This design comes from an exercise in tuning for small area, a short achievable clock period and few clock cycles per item on the open sky130 flow, not from production work.
RTL that was checked went through simulation tests only; none was proved equivalent to the original.
Some runs may be left out. An edit can pass the tests and still lose a function that they never use.
No functional check of the RTL was part of runs 3 to 5.

File: flow/design.v
module nr_div (
    input rstn,
    input clk,
    input [MANTISSA_W+EXP_W-1:0] d,
    input in_valid,
    output reg in_ready,
    output reg [MANTISSA_W+EXP_W-1:0] out,
    output reg out_valid,
    input out_ready
);
    localparam MANTISSA_W = 16;
    localparam EXP_W = 8;
    localparam ITERATION_COUNT = 4;
    localparam ITERATION_CNT_W = 2;
    localparam MANTISSA_W_CLOG2 = 4;
    localparam STATE_W = 2;
    localparam STATE_IDLE = 0;
    localparam STATE_APPROXIMATE = 1;
    localparam STATE_ITTERATING = 2;
    localparam STATE_DONE = 3;
    localparam FIX_POINT_LOCATION = 15;
    localparam CONST_48_OVER_17 = 32'd3031741621;  
    localparam CONST_32_OVER_17 = 16'd61681;  
    localparam CONST_2 = 32'h80000000;  
    reg [MANTISSA_W-1:0] d_man;  
    reg [31:FIX_POINT_LOCATION] z;  
    reg [31:FIX_POINT_LOCATION] ztemp;  
    wire [31:0] z_approx = CONST_48_OVER_17 - (CONST_32_OVER_17 * d_man);
    wire [31:0] ztemp_next = CONST_2-(d_man * z);
    wire [31:0] z_next = z * ztemp;
    reg signed [EXP_W-1:0] d_exp;  
    reg d_sign;
    reg [ITERATION_CNT_W-1:0] i;
    reg [STATE_W-1:0] state;
    always @(posedge clk) begin
        if (!rstn) begin
            i <= 0;
            state <= STATE_IDLE;
            in_ready <= 1;
            out_valid <= 0;
        end else begin
            if (state == STATE_IDLE) begin
                if (in_ready && in_valid) begin
                    d_man <= ({(MANTISSA_W){d[MANTISSA_W+EXP_W-1]}} ^ d[MANTISSA_W+EXP_W-1:EXP_W]) + d[MANTISSA_W+EXP_W-1];
                    d_exp <= d[EXP_W-1:0];
                    d_sign <= d[MANTISSA_W+EXP_W-1];
                    state <= STATE_APPROXIMATE;
                    in_ready <= 0;
                end
            end else if (state == STATE_APPROXIMATE) begin
                z <= z_approx[31:FIX_POINT_LOCATION];
                state <= STATE_ITTERATING;
            end else if (state == STATE_ITTERATING) begin
                i <= i+1;
                if (i[0] == 1'b0) begin
                    ztemp <= ztemp_next[31:FIX_POINT_LOCATION];
                end else begin
                    z <= z_next[31:FIX_POINT_LOCATION];
                end
                if (i == ITERATION_COUNT-1) begin
                    i <= 0;
                    state <= STATE_DONE;
                end
            end else if (state == STATE_DONE) begin
                if (!out_valid) begin
                    out_valid <= 1;
                    out[MANTISSA_W+EXP_W-1:EXP_W] <= ({MANTISSA_W{d_sign}} ^ (z[31:31-MANTISSA_W+1])) + d_sign;
                    out[EXP_W-1:0] <= -d_exp + 1'b1;
                end else if (out_ready) begin
                    out_valid <= 0;
                    state <= STATE_IDLE;
                    in_ready <= 1;
                end
            end
        end
    end
endmodule
File: flow/run.sh
#!/bin/bash
# synth_recipe.tcl (not shown) runs the flow's synth.tcl, then flattens the netlist and writes it again
# the make line also repeats each setting of config.mk as NAME=value (left out here)
make -C /OpenROAD-flow-scripts/flow DESIGN_CONFIG=/design/flow/config.mk WORK_HOME=/design/flow/orfs CLKGATE_MAP_FILE= SYNTH_SCRIPT=/design/flow/synth_recipe.tcl finish
File: flow/config.mk
export PLATFORM = sky130hd
export DESIGN_NAME = nr_div
export DESIGN_NICKNAME = nr_div
export VERILOG_FILES = /design/flow/design.v
export SDC_FILE = /design/flow/constraint.sdc
export NUM_CORES = 4
export LEC_CHECK = 0
export CAP_MARGIN = 20
export CORE_MARGIN = 2
export CORE_UTILIZATION = 40
export SLEW_MARGIN = 20
File: flow/constraint.sdc
create_clock -name core_clock -period 8.0 [get_ports {clk}]
set_input_delay 1.6000 -clock core_clock [delete_from_list [all_inputs] [get_ports {clk}]]
set_output_delay 1.6000 -clock core_clock [all_outputs]
set_load 0.01 [all_outputs]
==> results.toml, run 1 <==
[die]
die_h_um = 262
dieArea_sq_um = 68700
die_w_um = 262
start_util_pct = 40.4
core-area_sq_um = 65900
tap-cell-count = 864

[job]
maxCapViolations = 0

[synthesis]
synth_cell_types = 70
synth.most_common_cell = "inv_1"
yosysWarnings = 1
synth_edf_count = 83
synthCells = 2923
syn-num-nets = 3804
synth_area_per_cell_sq_um = 9.11
synth_top_area_cell = "fa_1"
post_synth_fa_ha_maj_area_fraction_pct = 54.6
synthArstFlopShare_pct = 0
synth_common_cells = "747 x inv_1, 516 x fa_1, 337 x ha_1, 325 x nand2_1, 225 x and2_1"
synth_top_family_by_area = "adder cells"
synth_compound_area_share_pct = 5.49
synth_seq_cells = 89
synth-simple-area-share_pct = 14.1

[routing]
highest_layer = "met4"
wl_met1_um = 29800
wl_met2_um = 32100
ant_nets = 0
route.met3.wl_um = 3280
routed_wl_um = 66800
avgViaCountPerCell = 4.95
routedWlPerCell_um = 17.6
drc = 0

[cells_and_area]
diodes = 0
nFlopsAndLatches = 89
area_dominant_class = "multi-input combinational cells"
clock_area_share_pct = 1.01
regMostFlops = "out"
final_cells = 3797
layout_common_cells = "747 x inv_1, 516 x fa_1, 337 x ha_1"
final_common_cell = "inv_1"
syn_to_final_growth_pct = 7.09
inv_count = 748
multi_input_gates = 1974
multiInputGateArea_sq_um = 20800
ff_latch_area_sq_um = 2610
buf_share_pct = 3.30
largest_reg_flops = 24
num-nets-final = 3809
multi_input_area_share_pct = 72.9
largestRegisters = "out (24), z (17), ztemp (17)"
drive_above_1_share_pct = 3.00
buffers = 106

[run_status]
outcome = "finished clean"

[clocking]
clkSlewWorstSetupHoldPaths_ns = 0.07
clk_latency_ns = 0.38
clockBufferDepth = 2
htree_levels = 3
cts_tree = "yes"
cts_hold_buffers = 0
root_buffer = "clkbuf_16"

[placement]
io_buffers = 53
dp.cells = 3781
hpwl_um = 54100
post_dp_cell_area_sq_um = 28200

[sta]
rsz0062_at_grt = "false"
layout_min_cycle_time_ns = 7.06
skew_ns = 0.0180
hold_ws_ns = 0.510
finalSetupTns_ns = 0
fmax_mhz = 142
timing_hold_violations_final = 0
fin_ws_ns = 0.939
slew_violations = 0

[critical_path]
required_ns = 8.10
endpoint_kind = "flop"
r2r-end = "z[30]"
crit_fanout = 17
reg2reg_slack_ns = 0.94
cp-endpoint = "z[30]"
path_common_cell = "fa_1"
crit_type = "reg2reg"
r2r_start = "z[23]"
path_depth = 21

[global_route]
grt_pass1_vias = 19900
grt_pass1_wl_um = 109000
met1_usage_pct = 28.4
grt_usage_pct = 20.7
use_met2_pct = 35.3
antenna_found_initial = 1
grt_max_degree = 37

[worst_hold_path]
whs_path_depth = 0
holdCritPathClass = "reg2reg"
worstHoldStart = "d_exp[1]"
Testbench counts for the RTL of run 1, summed over its fixed seeds: cycles 16,384, items 2,048.
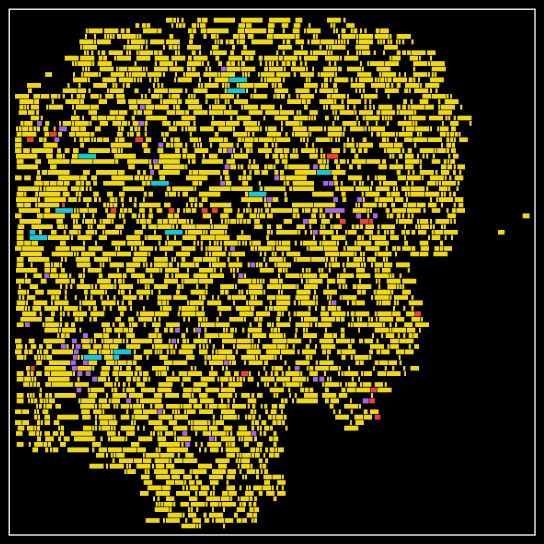
*Drive-strength map, run 1*
(2 px per um)
drive 6 and up -> cyan  # cells 13, share 0.44%
drive 1 or less -> yellow  # cells 2845, share 97%
drive 3 to 4 -> purple  # cells 57, share 1.9%
drive 2 -> red  # cells 18, share 0.61%

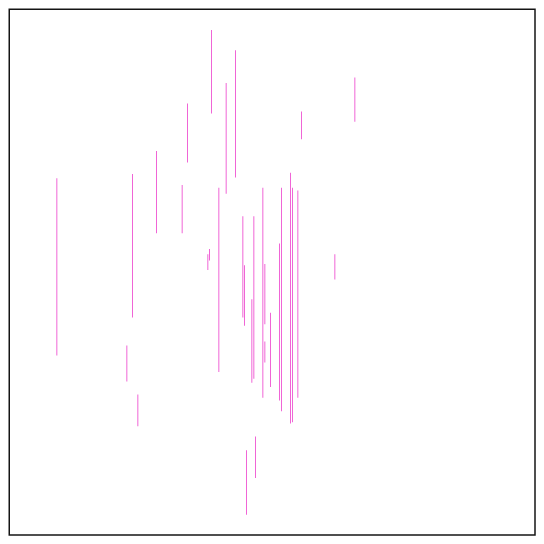
*The metal 4 layer, run 1*
(2 px per um)
nets with wire on the layer = 27
longest straight run = 125 um

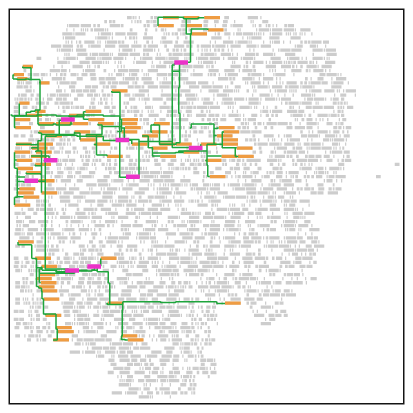
*Clock distribution, run 1*
(1.5 px per um)
clock wires -> green  # length 1630 um
cells driving clock nets -> magenta  # count 9
flip-flops -> orange  # count 89
routed clock nets = 10

==> inputs of run 2 (changes only) <==
==> flow/design.v (replaced) <==
module nr_div (
    input rstn,
    input clk,
    input [23:0] d,
    input in_valid,
    output reg in_ready,
    output reg [23:0] out,
    output reg out_valid,
    input out_ready
);
    localparam [31:0] C48 = 32'd3031741621;
    localparam [31:0] C32 = 32'd61681;
    localparam [31:0] C2  = 32'h80000000;
    wire en = in_ready;              
    reg        v1;
    reg [23:0] d1;
    reg        v2, s2;
    reg [7:0]  e2;
    reg [15:0] m2;
    reg [16:0] z2;
    reg        v3, s3;
    reg [7:0]  e3;
    reg [15:0] m3;
    reg [16:0] z3, t3;
    reg        v4, s4;
    reg [7:0]  e4;
    reg [15:0] m4;
    reg [16:0] z4;
    reg        v5, s5;
    reg [7:0]  e5;
    reg [16:0] z5, t5;
    reg [23:0] sk;
    wire        s1 = d1[23];
    wire [15:0] m1 = s1 ? (~d1[23:8] + 16'd1) : d1[23:8];
    wire [31:0] za = C48 - C32 * m1;
    wire [31:0] ta = C2 - m2 * z2;
    wire [31:0] zb = z3 * t3;
    wire [31:0] tb = C2 - m4 * z4;
    wire [31:0] zc = z5 * t5;
    wire [15:0] om = s5 ? (~zc[31:16] + 16'd1) : zc[31:16];
    wire [23:0] r5 = {om, e5};
    always @(posedge clk) begin
        if (en) begin
            d1 <= d;
            s2 <= s1; e2 <= 8'd1 - d1[7:0]; m2 <= m1; z2 <= za[31:15];
            s3 <= s2; e3 <= e2; m3 <= m2; z3 <= z2; t3 <= ta[31:15];
            s4 <= s3; e4 <= e3; m4 <= m3; z4 <= zb[31:15];
            s5 <= s4; e5 <= e4; z5 <= z4; t5 <= tb[31:15];
        end
    end
    wire push = en & v5;
    wire pop  = out_valid & out_ready;
    always @(posedge clk) begin
        if (!rstn) begin
            v1 <= 0; v2 <= 0; v3 <= 0; v4 <= 0; v5 <= 0;
            out_valid <= 0;
            in_ready <= 1;
        end else begin
            if (en) begin
                v1 <= in_valid; v2 <= v1; v3 <= v2; v4 <= v3; v5 <= v4;
            end
            if (pop) begin
                out_valid <= !in_ready | push;
                in_ready <= 1;
            end else if (push) begin
                out_valid <= 1;
                in_ready <= !out_valid;
            end
        end
    end
    always @(posedge clk) begin
        if (pop) begin
            out <= in_ready ? r5 : sk;
        end else if (push & !out_valid) begin
            out <= r5;
        end
        if (push & (pop ? !in_ready : out_valid)) sk <= r5;
    end
endmodule
==> run 2 against run 1 <==
Setup slack got worse by 0.40 ns; non-clock buffer count rose by 4; count of clock-buffer cells in the layout is 31 higher; wire length increased by 63%; die area grew 83%; synthesized cell count increased by 70%.
==> results.toml, run 2 <==
[run_status]
outcome = "finished clean"

[clocking]
cts_tree = "yes"
clkSlewWorstSetupHoldPaths_ns = 0.07
htree_levels = 2
clockBufferDepth = 3

[cells_and_area]
num-nets-final = 6459
inv_count = 1240
drive_above_1_share_pct = 3.30
buffers = 110
multi_input_gates = 3298
final_common_cell = "inv_1"
ff_latch_area_sq_um = 7890
layout_common_cells = "1240 x inv_1, 951 x fa_1, 606 x nand2_1"
final_cells = 6601
area_dominant_class = "multi-input combinational cells"

[die]
die_h_um = 354
tap-cell-count = 1625
dieArea_sq_um = 126000
start_util_pct = 40.3
core-area_sq_um = 122000

[synthesis]
synth.most_common_cell = "inv_1"
post_synth_fa_ha_maj_area_fraction_pct = 52.2
synth_common_cells = "1240 x inv_1, 951 x fa_1, 606 x nand2_1, 599 x and2_1, 529 x ha_1"
synth_edf_count = 258
synthCells = 4968
synth_top_family_by_area = "adder cells"
synthArstFlopShare_pct = 0
synth_seq_cells = 265

[routing]
route.met3.wl_um = 5040
wl_met2_um = 52600
avgViaCountPerCell = 4.82
routedWlPerCell_um = 16.5
ant_nets = 0
highest_layer = "met4"

[placement]
post_dp_cell_area_sq_um = 51500
dp.cells = 6538
io_buffers = 53

[global_route]
grt_pass1_vias = 35500
use_met2_pct = 31.7
grt_pass1_wl_um = 186000
grt_max_degree = 74

[worst_hold_path]
holdCritPathClass = "reg2reg"
worstHoldStart = "m3[3]"
whs_path_depth = 0

[job]
maxCapViolations = 0

[sta]
slew_violations = 0
rsz0062_at_grt = "false"
layout_min_cycle_time_ns = 7.46

[critical_path]
crit_type = "reg2reg"
cp-endpoint = "z2[16]"
Testbench counts for the RTL of run 2, summed over its fixed seeds: cycles 2,096, items 2,048.
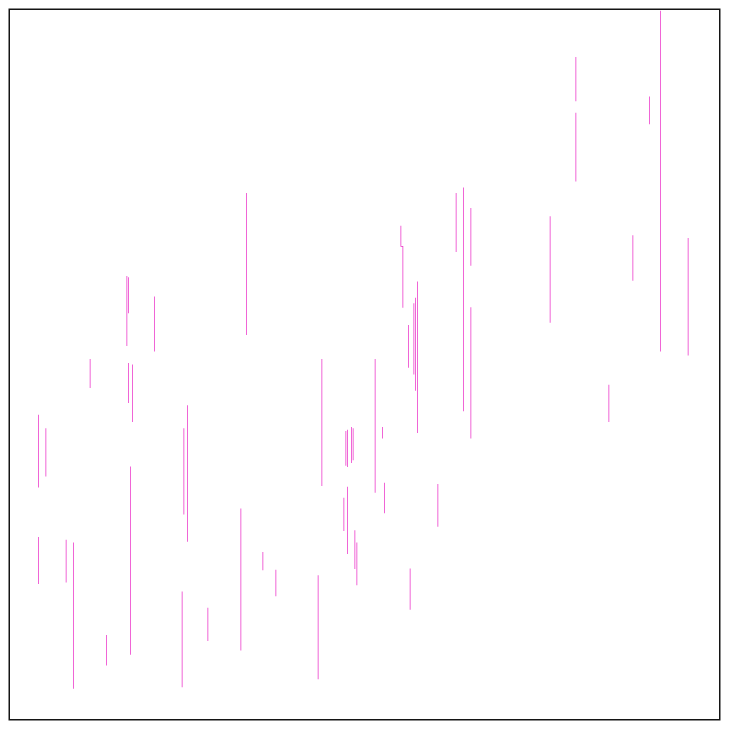
*The metal 4 layer, run 2*
(2 px per um)
longest straight run = 170 um
share of all routed wire = 1.8%

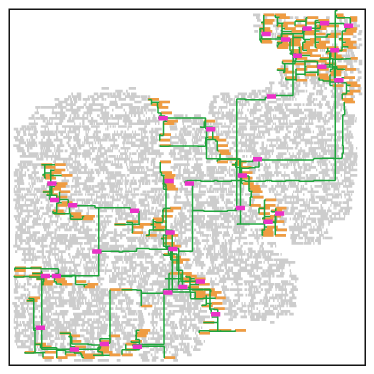
*Clock distribution, run 2*
(1 px per um)
cells driving clock nets -> magenta  # count 36
flip-flops -> orange  # count 265
clock wires -> green  # length 4740 um
flops lie = all over the die
clk_skew: 0.0305 ns
clock latency (worst-skew pair): 0.59 ns

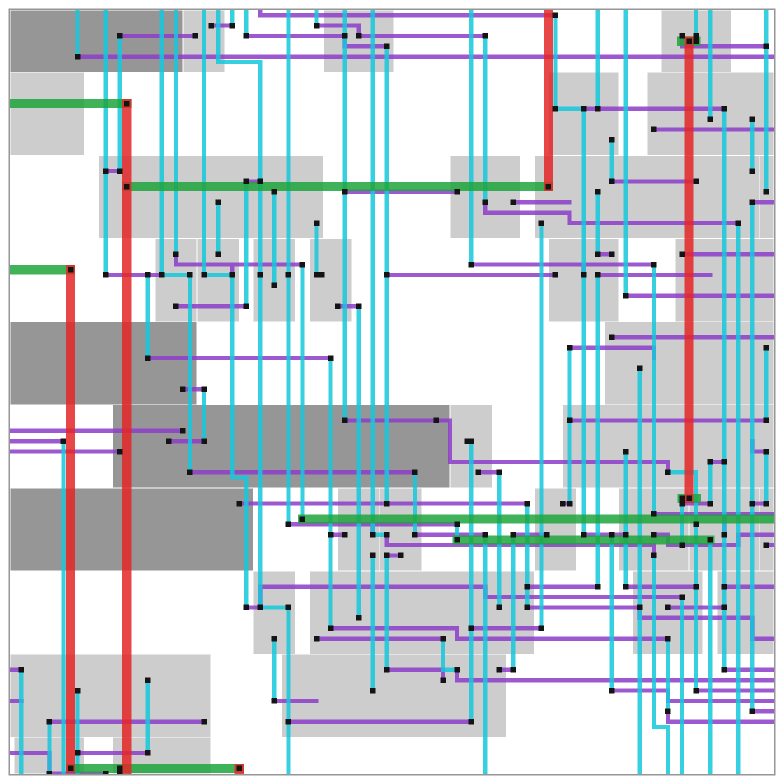
*Zoomed window, run 2*
Window x 165 to 190, y 94 to 119 um. Cells in grey, sequential cells in the stronger grey; small squares are vias.
met4 -> red
met2 -> cyan
met3 -> green
met1 -> purple
sequential cells in the window = 4
netlist names of flops here include = m4 (3), m3 (1)
most frequent = and2_1 (8), fa_1 (7), nand2_1 (6)
cells with their middle in the window = 30

--- run 3: outline of the changes from run 2 ---
flow/design.v: 79 -> 1483 lines; modules unchanged: 0
  nr_div: edited, 79 -> 1483 lines
--- a/flow/config.mk
+++ b/flow/config.mk
@@ -9,3 +9,4 @@
 export CORE_MARGIN = 2
 export CORE_UTILIZATION = 40
+export SETUP_SLACK_MARGIN = 3
 export SLEW_MARGIN = 20
==> run 3 against run 2 <==
Setup slack gained 2.3 ns; utilization grew 2.7 points; via count shrank 12%; critical path type unchanged; critical endpoint is now z6[12]; non-clock buffer count grew 130; sequential share of layout area grew 16 points.
==> results.toml, run 3 <==
[cells_and_area]
buf_share_pct = 4.12
area_dominant_class = "multi-input combinational cells"
multiInputGateArea_sq_um = 25700
final_common_cell = "inv_1"
ff_latch_area_sq_um = 15500
final_cells = 5763
inv_count = 832
diodes = 0
layout_common_cells = "820 x inv_1, 523 x fa_1, 490 x edfxtp_1"
multi_input_area_share_pct = 51.4

[synthesis]
synth_edf_count = 490
synth_compound_area_share_pct = 4.93
synthCells = 4095
synth_cell_types = 73
post_synth_fa_ha_maj_area_fraction_pct = 32.7
yosysWarnings = 1
synth_area_per_cell_sq_um = 10.7
syn-num-nets = 4951
synth_top_family_by_area = "adder cells"
synth-simple-area-share_pct = 13.9
synth_common_cells = "831 x inv_1, 526 x fa_1, 490 x edfxtp_1, 470 x nand2_1, 414 x and2_1"

[clocking]
root_buffer = "clkbuf_16"
cts_tree = "yes"
htree_levels = 2
clkSlewWorstSetupHoldPaths_ns = 0.06

[sta]
hold_ws_ns = 0.415
timing_hold_violations_final = 0
finalSetupTns_ns = 0
rsz0062_at_grt = "true"
fmax_mhz = 192

[die]
die_h_um = 335
tap-cell-count = 1414
die_w_um = 335
core-area_sq_um = 109000
start_util_pct = 40.3

[global_route]
grt_pass1_wl_um = 153000
grt_usage_pct = 17.1
antenna_found_initial = 0
met1_usage_pct = 23.7

[routing]
avgViaCountPerCell = 4.86
route.met3.wl_um = 3390
routedWlPerCell_um = 16.5
ant_nets = 0
drc = 0
wl_met1_um = 43200

[placement]
post_dp_cell_area_sq_um = 46000
dp.cells = 5487
io_buffers = 53

[critical_path]
crit_type = "reg2reg"
cp-endpoint = "z6[12]"
path_common_cell = "fa_1"
reg2reg_slack_ns = 2.80
crit_fanout = 13
path_depth = 22
endpoint_kind = "flop"
required_ns = 8.40

[run_status]
outcome = "finished clean"

[worst_hold_path]
worstHoldStart = "ex7[5]"
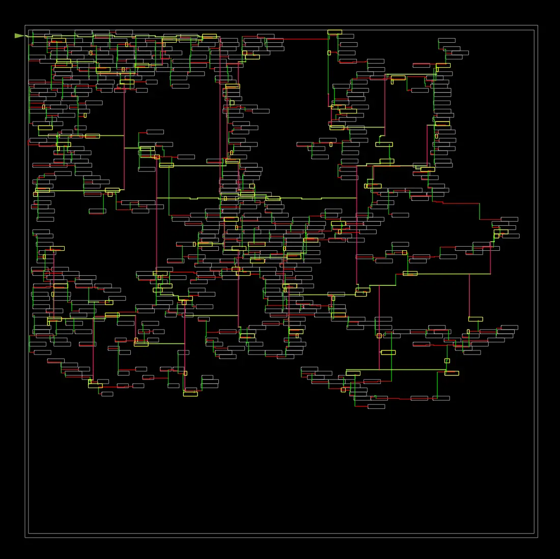
*Clock routing, run 3*
clk_skew: 0.0800 ns
TritonCTS Sinks: 529
clock latency (worst-skew pair): 0.66 ns

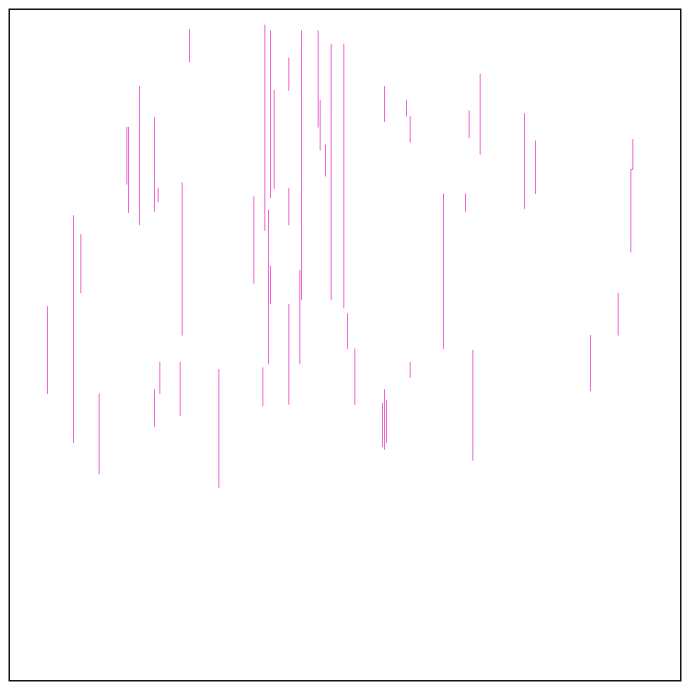
*The metal 4 layer, run 3*
(2 px per um)
longest straight run = 135 um
main direction = vertical
nets with wire on the layer = 31
wire length on this layer = 2180 um
share of all routed wire = 2.3%

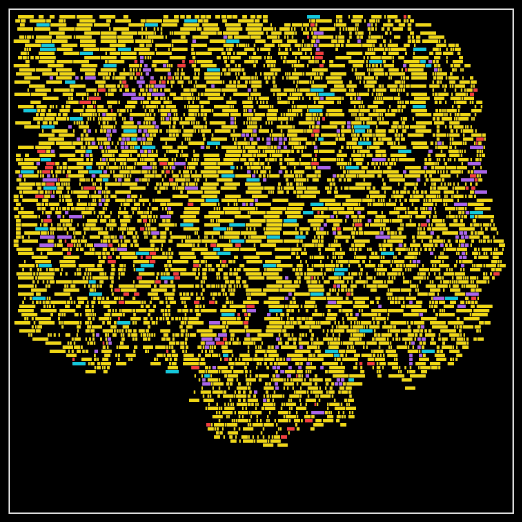
*Drive-strength map, run 3*
(1.5 px per um)
drive 3 to 4 -> purple  # cells 229, share 5.3%
drive 6 and up -> cyan  # cells 85, share 2.0%
drive 1 or less -> yellow  # cells 3929, share 90%
drive 2 -> red  # cells 106, share 2.4%
fin area: 49900 sq um
Area growth syn-to-layout: 13.9%
post-route setup slack: 2.80 ns
nonclk buf count: 240

==> inputs of run 4 (changes only) <==
--- a/flow/config.mk
+++ b/flow/config.mk
@@ -10,3 +10,2 @@
 export CORE_UTILIZATION = 40
-export SETUP_SLACK_MARGIN = 3
 export SLEW_MARGIN = 20
==> run 4 against run 3 <==
Still clean on timing, DRC and antenna; critical path depth shrank 6; register-to-register slack got worse by 0.80 ns; clock skew fell by 0.0027 ns; wire length shrank 2.8%; synthesized cell count unchanged.
==> results.toml, run 4 <==
[run_status]
outcome = "finished clean"

[synthesis]
yosysWarnings = 1
synth_cell_types = 73
synthCells = 4095
synth_top_area_cell = "edfxtp_1"
synth_compound_area_share_pct = 4.93
synth.most_common_cell = "inv_1"
synth_seq_cells = 529
synth-simple-area-share_pct = 13.9
synthArstFlopShare_pct = 0
syn-num-nets = 4951
synth_area_per_cell_sq_um = 10.7
synth_common_cells = "831 x inv_1, 526 x fa_1, 490 x edfxtp_1, 470 x nand2_1, 414 x and2_1"
synth_top_family_by_area = "adder cells"
synth_edf_count = 490

[routing]
wl_met1_um = 42800
route.met3.wl_um = 2960
routed_wl_um = 92200
drc = 0
highest_layer = "met4"
wl_met2_um = 44400

[die]
start_util_pct = 40.3
die_h_um = 335
core-area_sq_um = 109000

[job]
maxCapViolations = 0

[cells_and_area]
multi_input_gates = 2641
final_common_cell = "inv_1"
fin_area_sq_um = 47900
buf_share_pct = 1.40
area_dominant_class = "multi-input combinational cells"
multi_input_area_share_pct = 51.9
inv_count = 832
multiInputGateArea_sq_um = 24900
regMostFlops = "qa5"
drive_above_1_share_pct = 3.59
clock_area_share_pct = 4.09
num-nets-final = 4985

[critical_path]
crit_type = "reg2reg"
path_common_cell = "fa_1"
required_ns = 8.38
r2r_start = "mp2[2]"
endpoint_kind = "flop"

[placement]
post_dp_cell_area_sq_um = 45900
hpwl_um = 69900

[global_route]
met1_usage_pct = 23.7
grt_pass1_vias = 28100
grt_pass1_wl_um = 151000
grt_usage_pct = 16.9
use_met2_pct = 28.1

[sta]
hold_ws_ns = 0.409

[worst_hold_path]
worstHoldStart = "mp2[9]"

[clocking]
clockBufferDepth = 3
htree_levels = 2
cts_tree = "yes"
root_buffer = "clkbuf_16"
clk_latency_ns = 0.66
cts_hold_buffers = 0
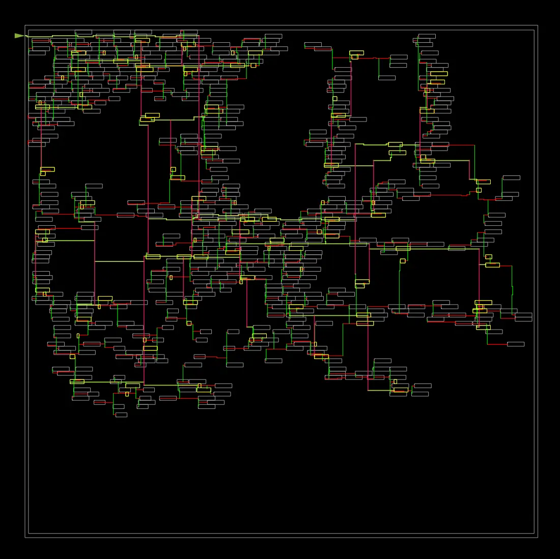
*Clock routing, run 4*
clk_skew: 0.0773 ns
cts bufs inserted: 57
clock buffer count: 64
Seq Cell Count: 529

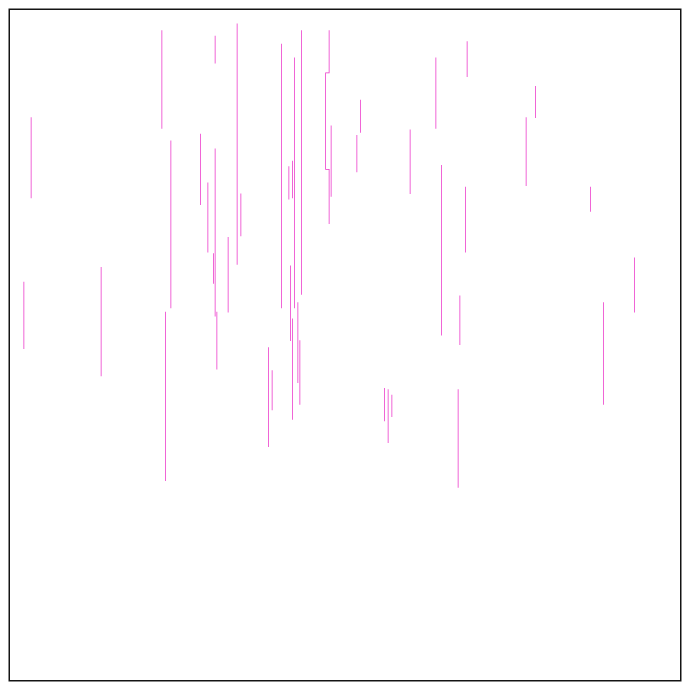
*The metal 4 layer, run 4*
(2 px per um)
longest straight run = 132 um
share of all routed wire = 2.2%
main direction = vertical

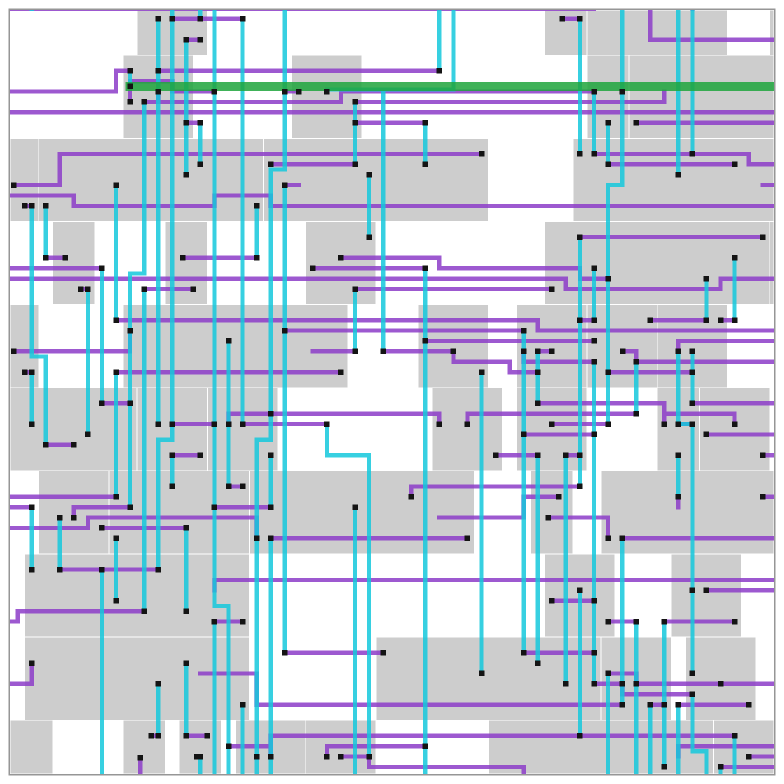
*Zoomed window, run 4*
Window x 155 to 180, y 88 to 113 um. Cells in grey, sequential cells in the stronger grey; small squares are vias.
met1 -> purple
met3 -> green
met2 -> cyan
most frequent = and2_1 (21), fa_1 (13), inv_1 (8)
cells with their middle in the window = 46
sequential cells in the window = 0

## Run 5: large edit since run 4, in outline
flow/design.v: 1483 -> 1395 lines; modules unchanged: 0
  nr_div: edited, 1483 -> 1395 lines
--- a/flow/config.mk
+++ b/flow/config.mk
@@ -9,3 +9,4 @@
 export CORE_MARGIN = 2
 export CORE_UTILIZATION = 40
+export SETUP_SLACK_MARGIN = 3.7
 export SLEW_MARGIN = 20
==> run 5 against run 4 <==
Still clean; final area is 15% higher; clock skew is 0.045 ns lower; critical path depth is 4 lower; utilization is 0.36 points higher; global-route usage is 1.6 points higher; die area is 13% higher; synthesized cell count is 19% higher.
==> results.toml, run 5 <==
[run_status]
outcome = "finished clean"

[cells_and_area]
final_cells = 6512
ff_latch_area_sq_um = 19100
multiInputGateArea_sq_um = 27300
multi_input_gates = 3271
largestRegisters = "zc9_a (32), zc9_b (31)"
syn_to_final_growth_pct = 10.3
largest_reg_flops = 32
inv_count = 657
regMostFlops = "zc9_a"
diodes = 0
buffers = 161
area_dominant_class = "multi-input combinational cells"
fin_area_sq_um = 54900
drive_above_1_share_pct = 5.97
buf_share_pct = 2.68
multi_input_area_share_pct = 49.7

[critical_path]
path_depth = 12
reg2reg_slack_ns = 3.85
crit_fanout = 29
endpoint_kind = "flop"
path_common_cell = "fa_1"
required_ns = 8.39
cp-endpoint = "pb7_b[17]"
critPathLaunchType = "flop"
r2r-end = "pb7_b[17]"
r2r_start = "mp6[9]"
crit_type = "reg2reg"

[sta]
layout_min_cycle_time_ns = 4.15
skew_ns = 0.0323
rsz0062_at_grt = "true"
fmax_mhz = 241
finalSetupTns_ns = 0
slew_violations = 0
timing_hold_violations_final = 0
fin_ws_ns = 3.85

[clocking]
cts_tree = "yes"
cts.sinks = 648
htree_levels = 3
clkSlewWorstSetupHoldPaths_ns = 0.06
clockBufferDepth = 3
cts_hold_buffers = 0

[die]
tap-cell-count = 1637
core-area_sq_um = 124000
die_w_um = 357
start_util_pct = 40.3
dieArea_sq_um = 127000
die_h_um = 357

[placement]
io_buffers = 53
post_dp_cell_area_sq_um = 51700
hpwl_um = 80900
dp.cells = 6319

[routing]
route.met3.wl_um = 6330
wl_met1_um = 52900
drc = 0
wl_met2_um = 55400
highest_layer = "met4"
avgViaCountPerCell = 5.31

[worst_hold_path]
whs_path_depth = 0
worstHoldStart = "mp3[10]"

[synthesis]
post_synth_fa_ha_maj_area_fraction_pct = 25.6
syn-num-nets = 5612
synthArstFlopShare_pct = 0
synth-simple-area-share_pct = 11.1
synth_top_family_by_area = "adder cells"
synth_compound_area_share_pct = 12.6
synth_cell_types = 69
synth_seq_cells = 648
synth_edf_count = 609
synth_area_per_cell_sq_um = 10.2
synth_common_cells = "640 x inv_1, 609 x edfxtp_1, 458 x nand2_1, 429 x fa_1, 300 x o21ai_0"
synth_top_area_cell = "edfxtp_1"
synth.most_common_cell = "inv_1"

[global_route]
use_met2_pct = 30.1
grt_usage_pct = 18.5
antenna_found_initial = 1
met1_usage_pct = 25.7
grt_pass1_vias = 33900
grt_max_degree = 188
grt_pass1_wl_um = 188000

[job]
maxCapViolations = 0
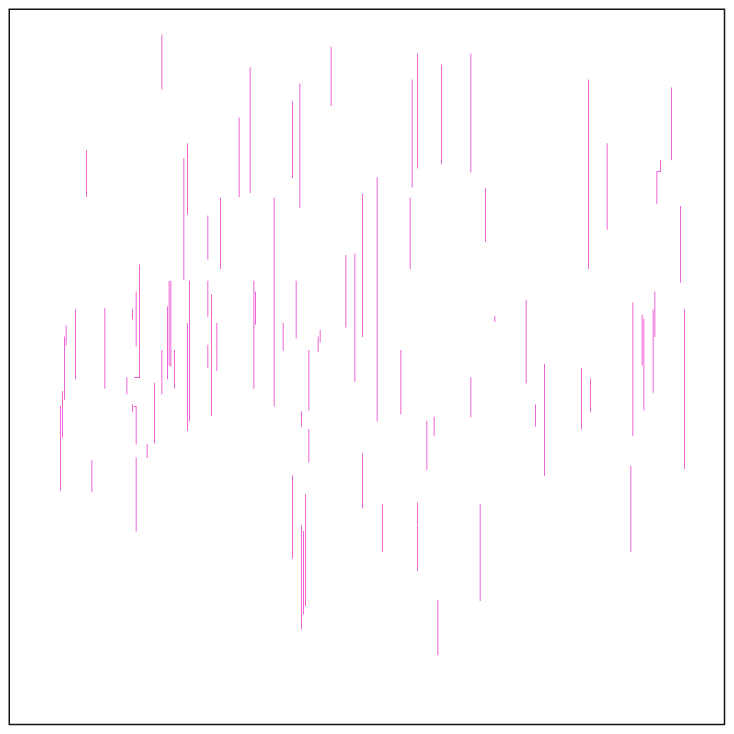
*The metal 4 layer, run 5*
(2 px per um)
main direction = vertical
longest straight run = 122 um
Via Count: 34600
Routed WL: 118000 um

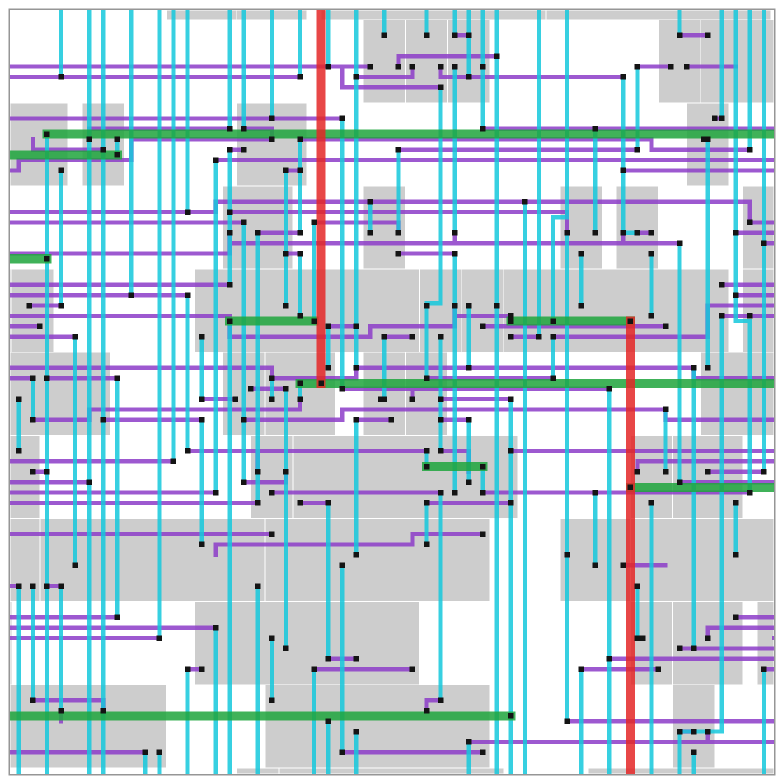
*Zoomed window, run 5*
Window x 166 to 191, y 95 to 120 um. Cells in grey, sequential cells in the stronger grey; small squares are vias.
met3 -> green
met1 -> purple
met4 -> red
met2 -> cyan
most frequent = nand2_1 (14), fa_1 (9)
sequential cells in the window = 0
cells with their middle in the window = 35

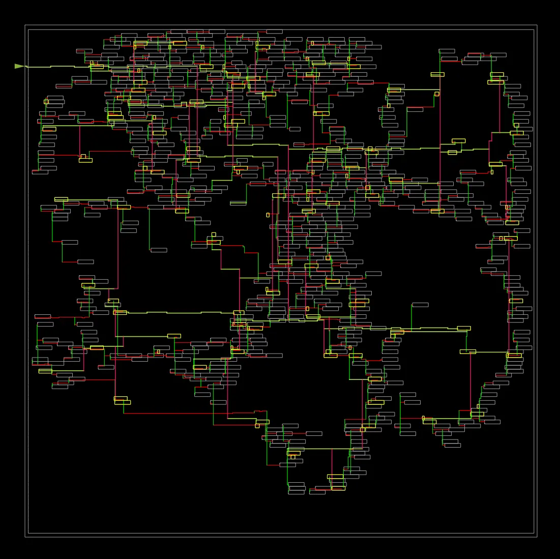
*Clock routing, run 5*
cts bufs inserted: 77
Seq Cell Count: 648
clock latency (worst-skew pair): 0.68 ns
clock buffer count: 98


==> layout pictures side by side <==
Drive-strength map.
(1.5 px per um)
(a)
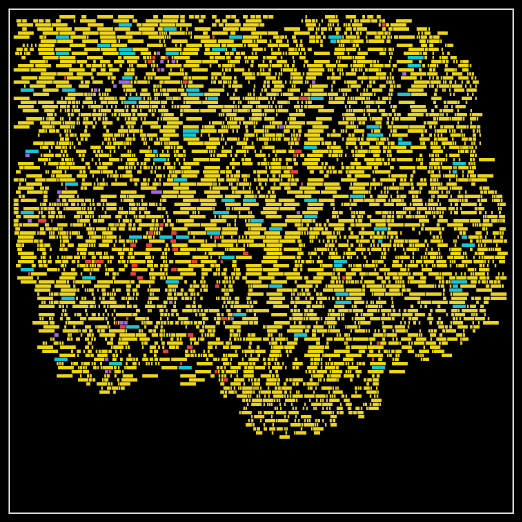
(b)
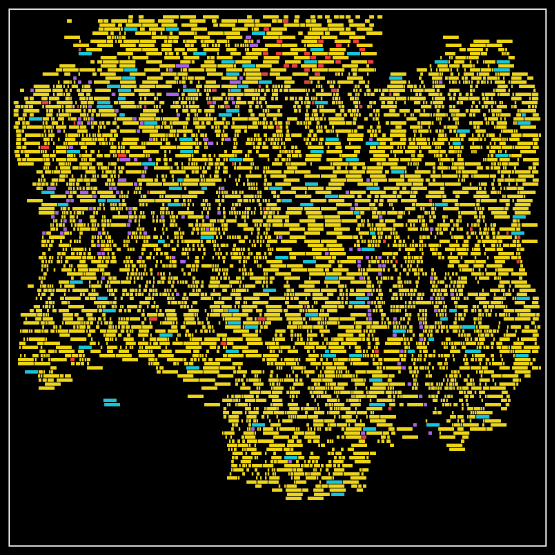
(c)
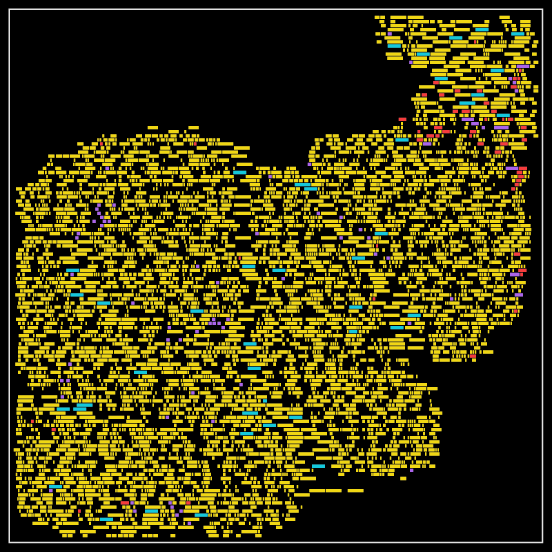
- fewest cells: (a)
(c) -> run 2
(b) -> run 5
(a) -> run 4


==> notes/layouts.md <==
Pictures saved along the way, in no particular order.

Clock distribution.
(1 px per um)
picture 1
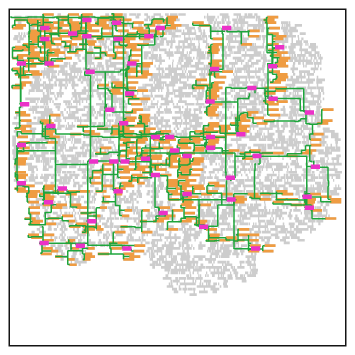
picture 2
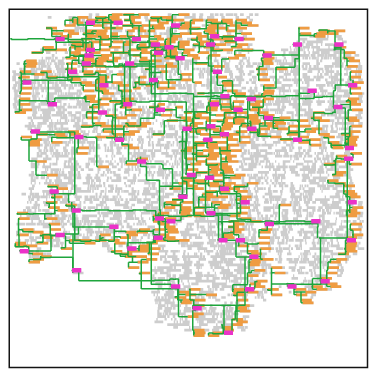
- most sequential cells: picture 2
Picture 1 comes from run 4.
Picture 2 comes from run 5.

[what the ideal ports hide]
The flow's constraints put no driver on any port. The routed layouts listed below were extracted and timed again, unchanged, in two steps.
Step 1 sets driving cells, clkbuf_16 on the clock port and buf_2 on the other inputs (assumed; they add their load-dependent delay and slew).
Step 2 also shifts input and output timing later by t, the mid clock arrival at the registers, as if the neighbouring blocks saw the same clock.
Three values: ideal, step 1, step 2; two values: the first two.
run	t, ns	setup slack, ns	hold WS [ns]	worst setup path after step 2	clock arrival spread, ns
run 1	0.416	0.939 / 0.939 / 0.939	0.510 / 0.510 / 0.510	register to register	0.023 / 0.023
run 2	0.647	0.540 / 0.540 / 0.540	0.412 / 0.412 / 0.412	register to register	0.042 / 0.041
run 3	0.688	2.797 / 2.797 / 2.797	0.415 / 0.415 / 0.415	register to register	0.085 / 0.086
run 4	0.695	1.992 / 1.992 / 1.992	0.409 / 0.409 / 0.409	register to register	0.082 / 0.082
run 5	0.736	3.851 / 3.851 / 3.851	0.410 / 0.410 / 0.410	register to register	0.033 / 0.033
After both steps every run listed still meets setup and hold.
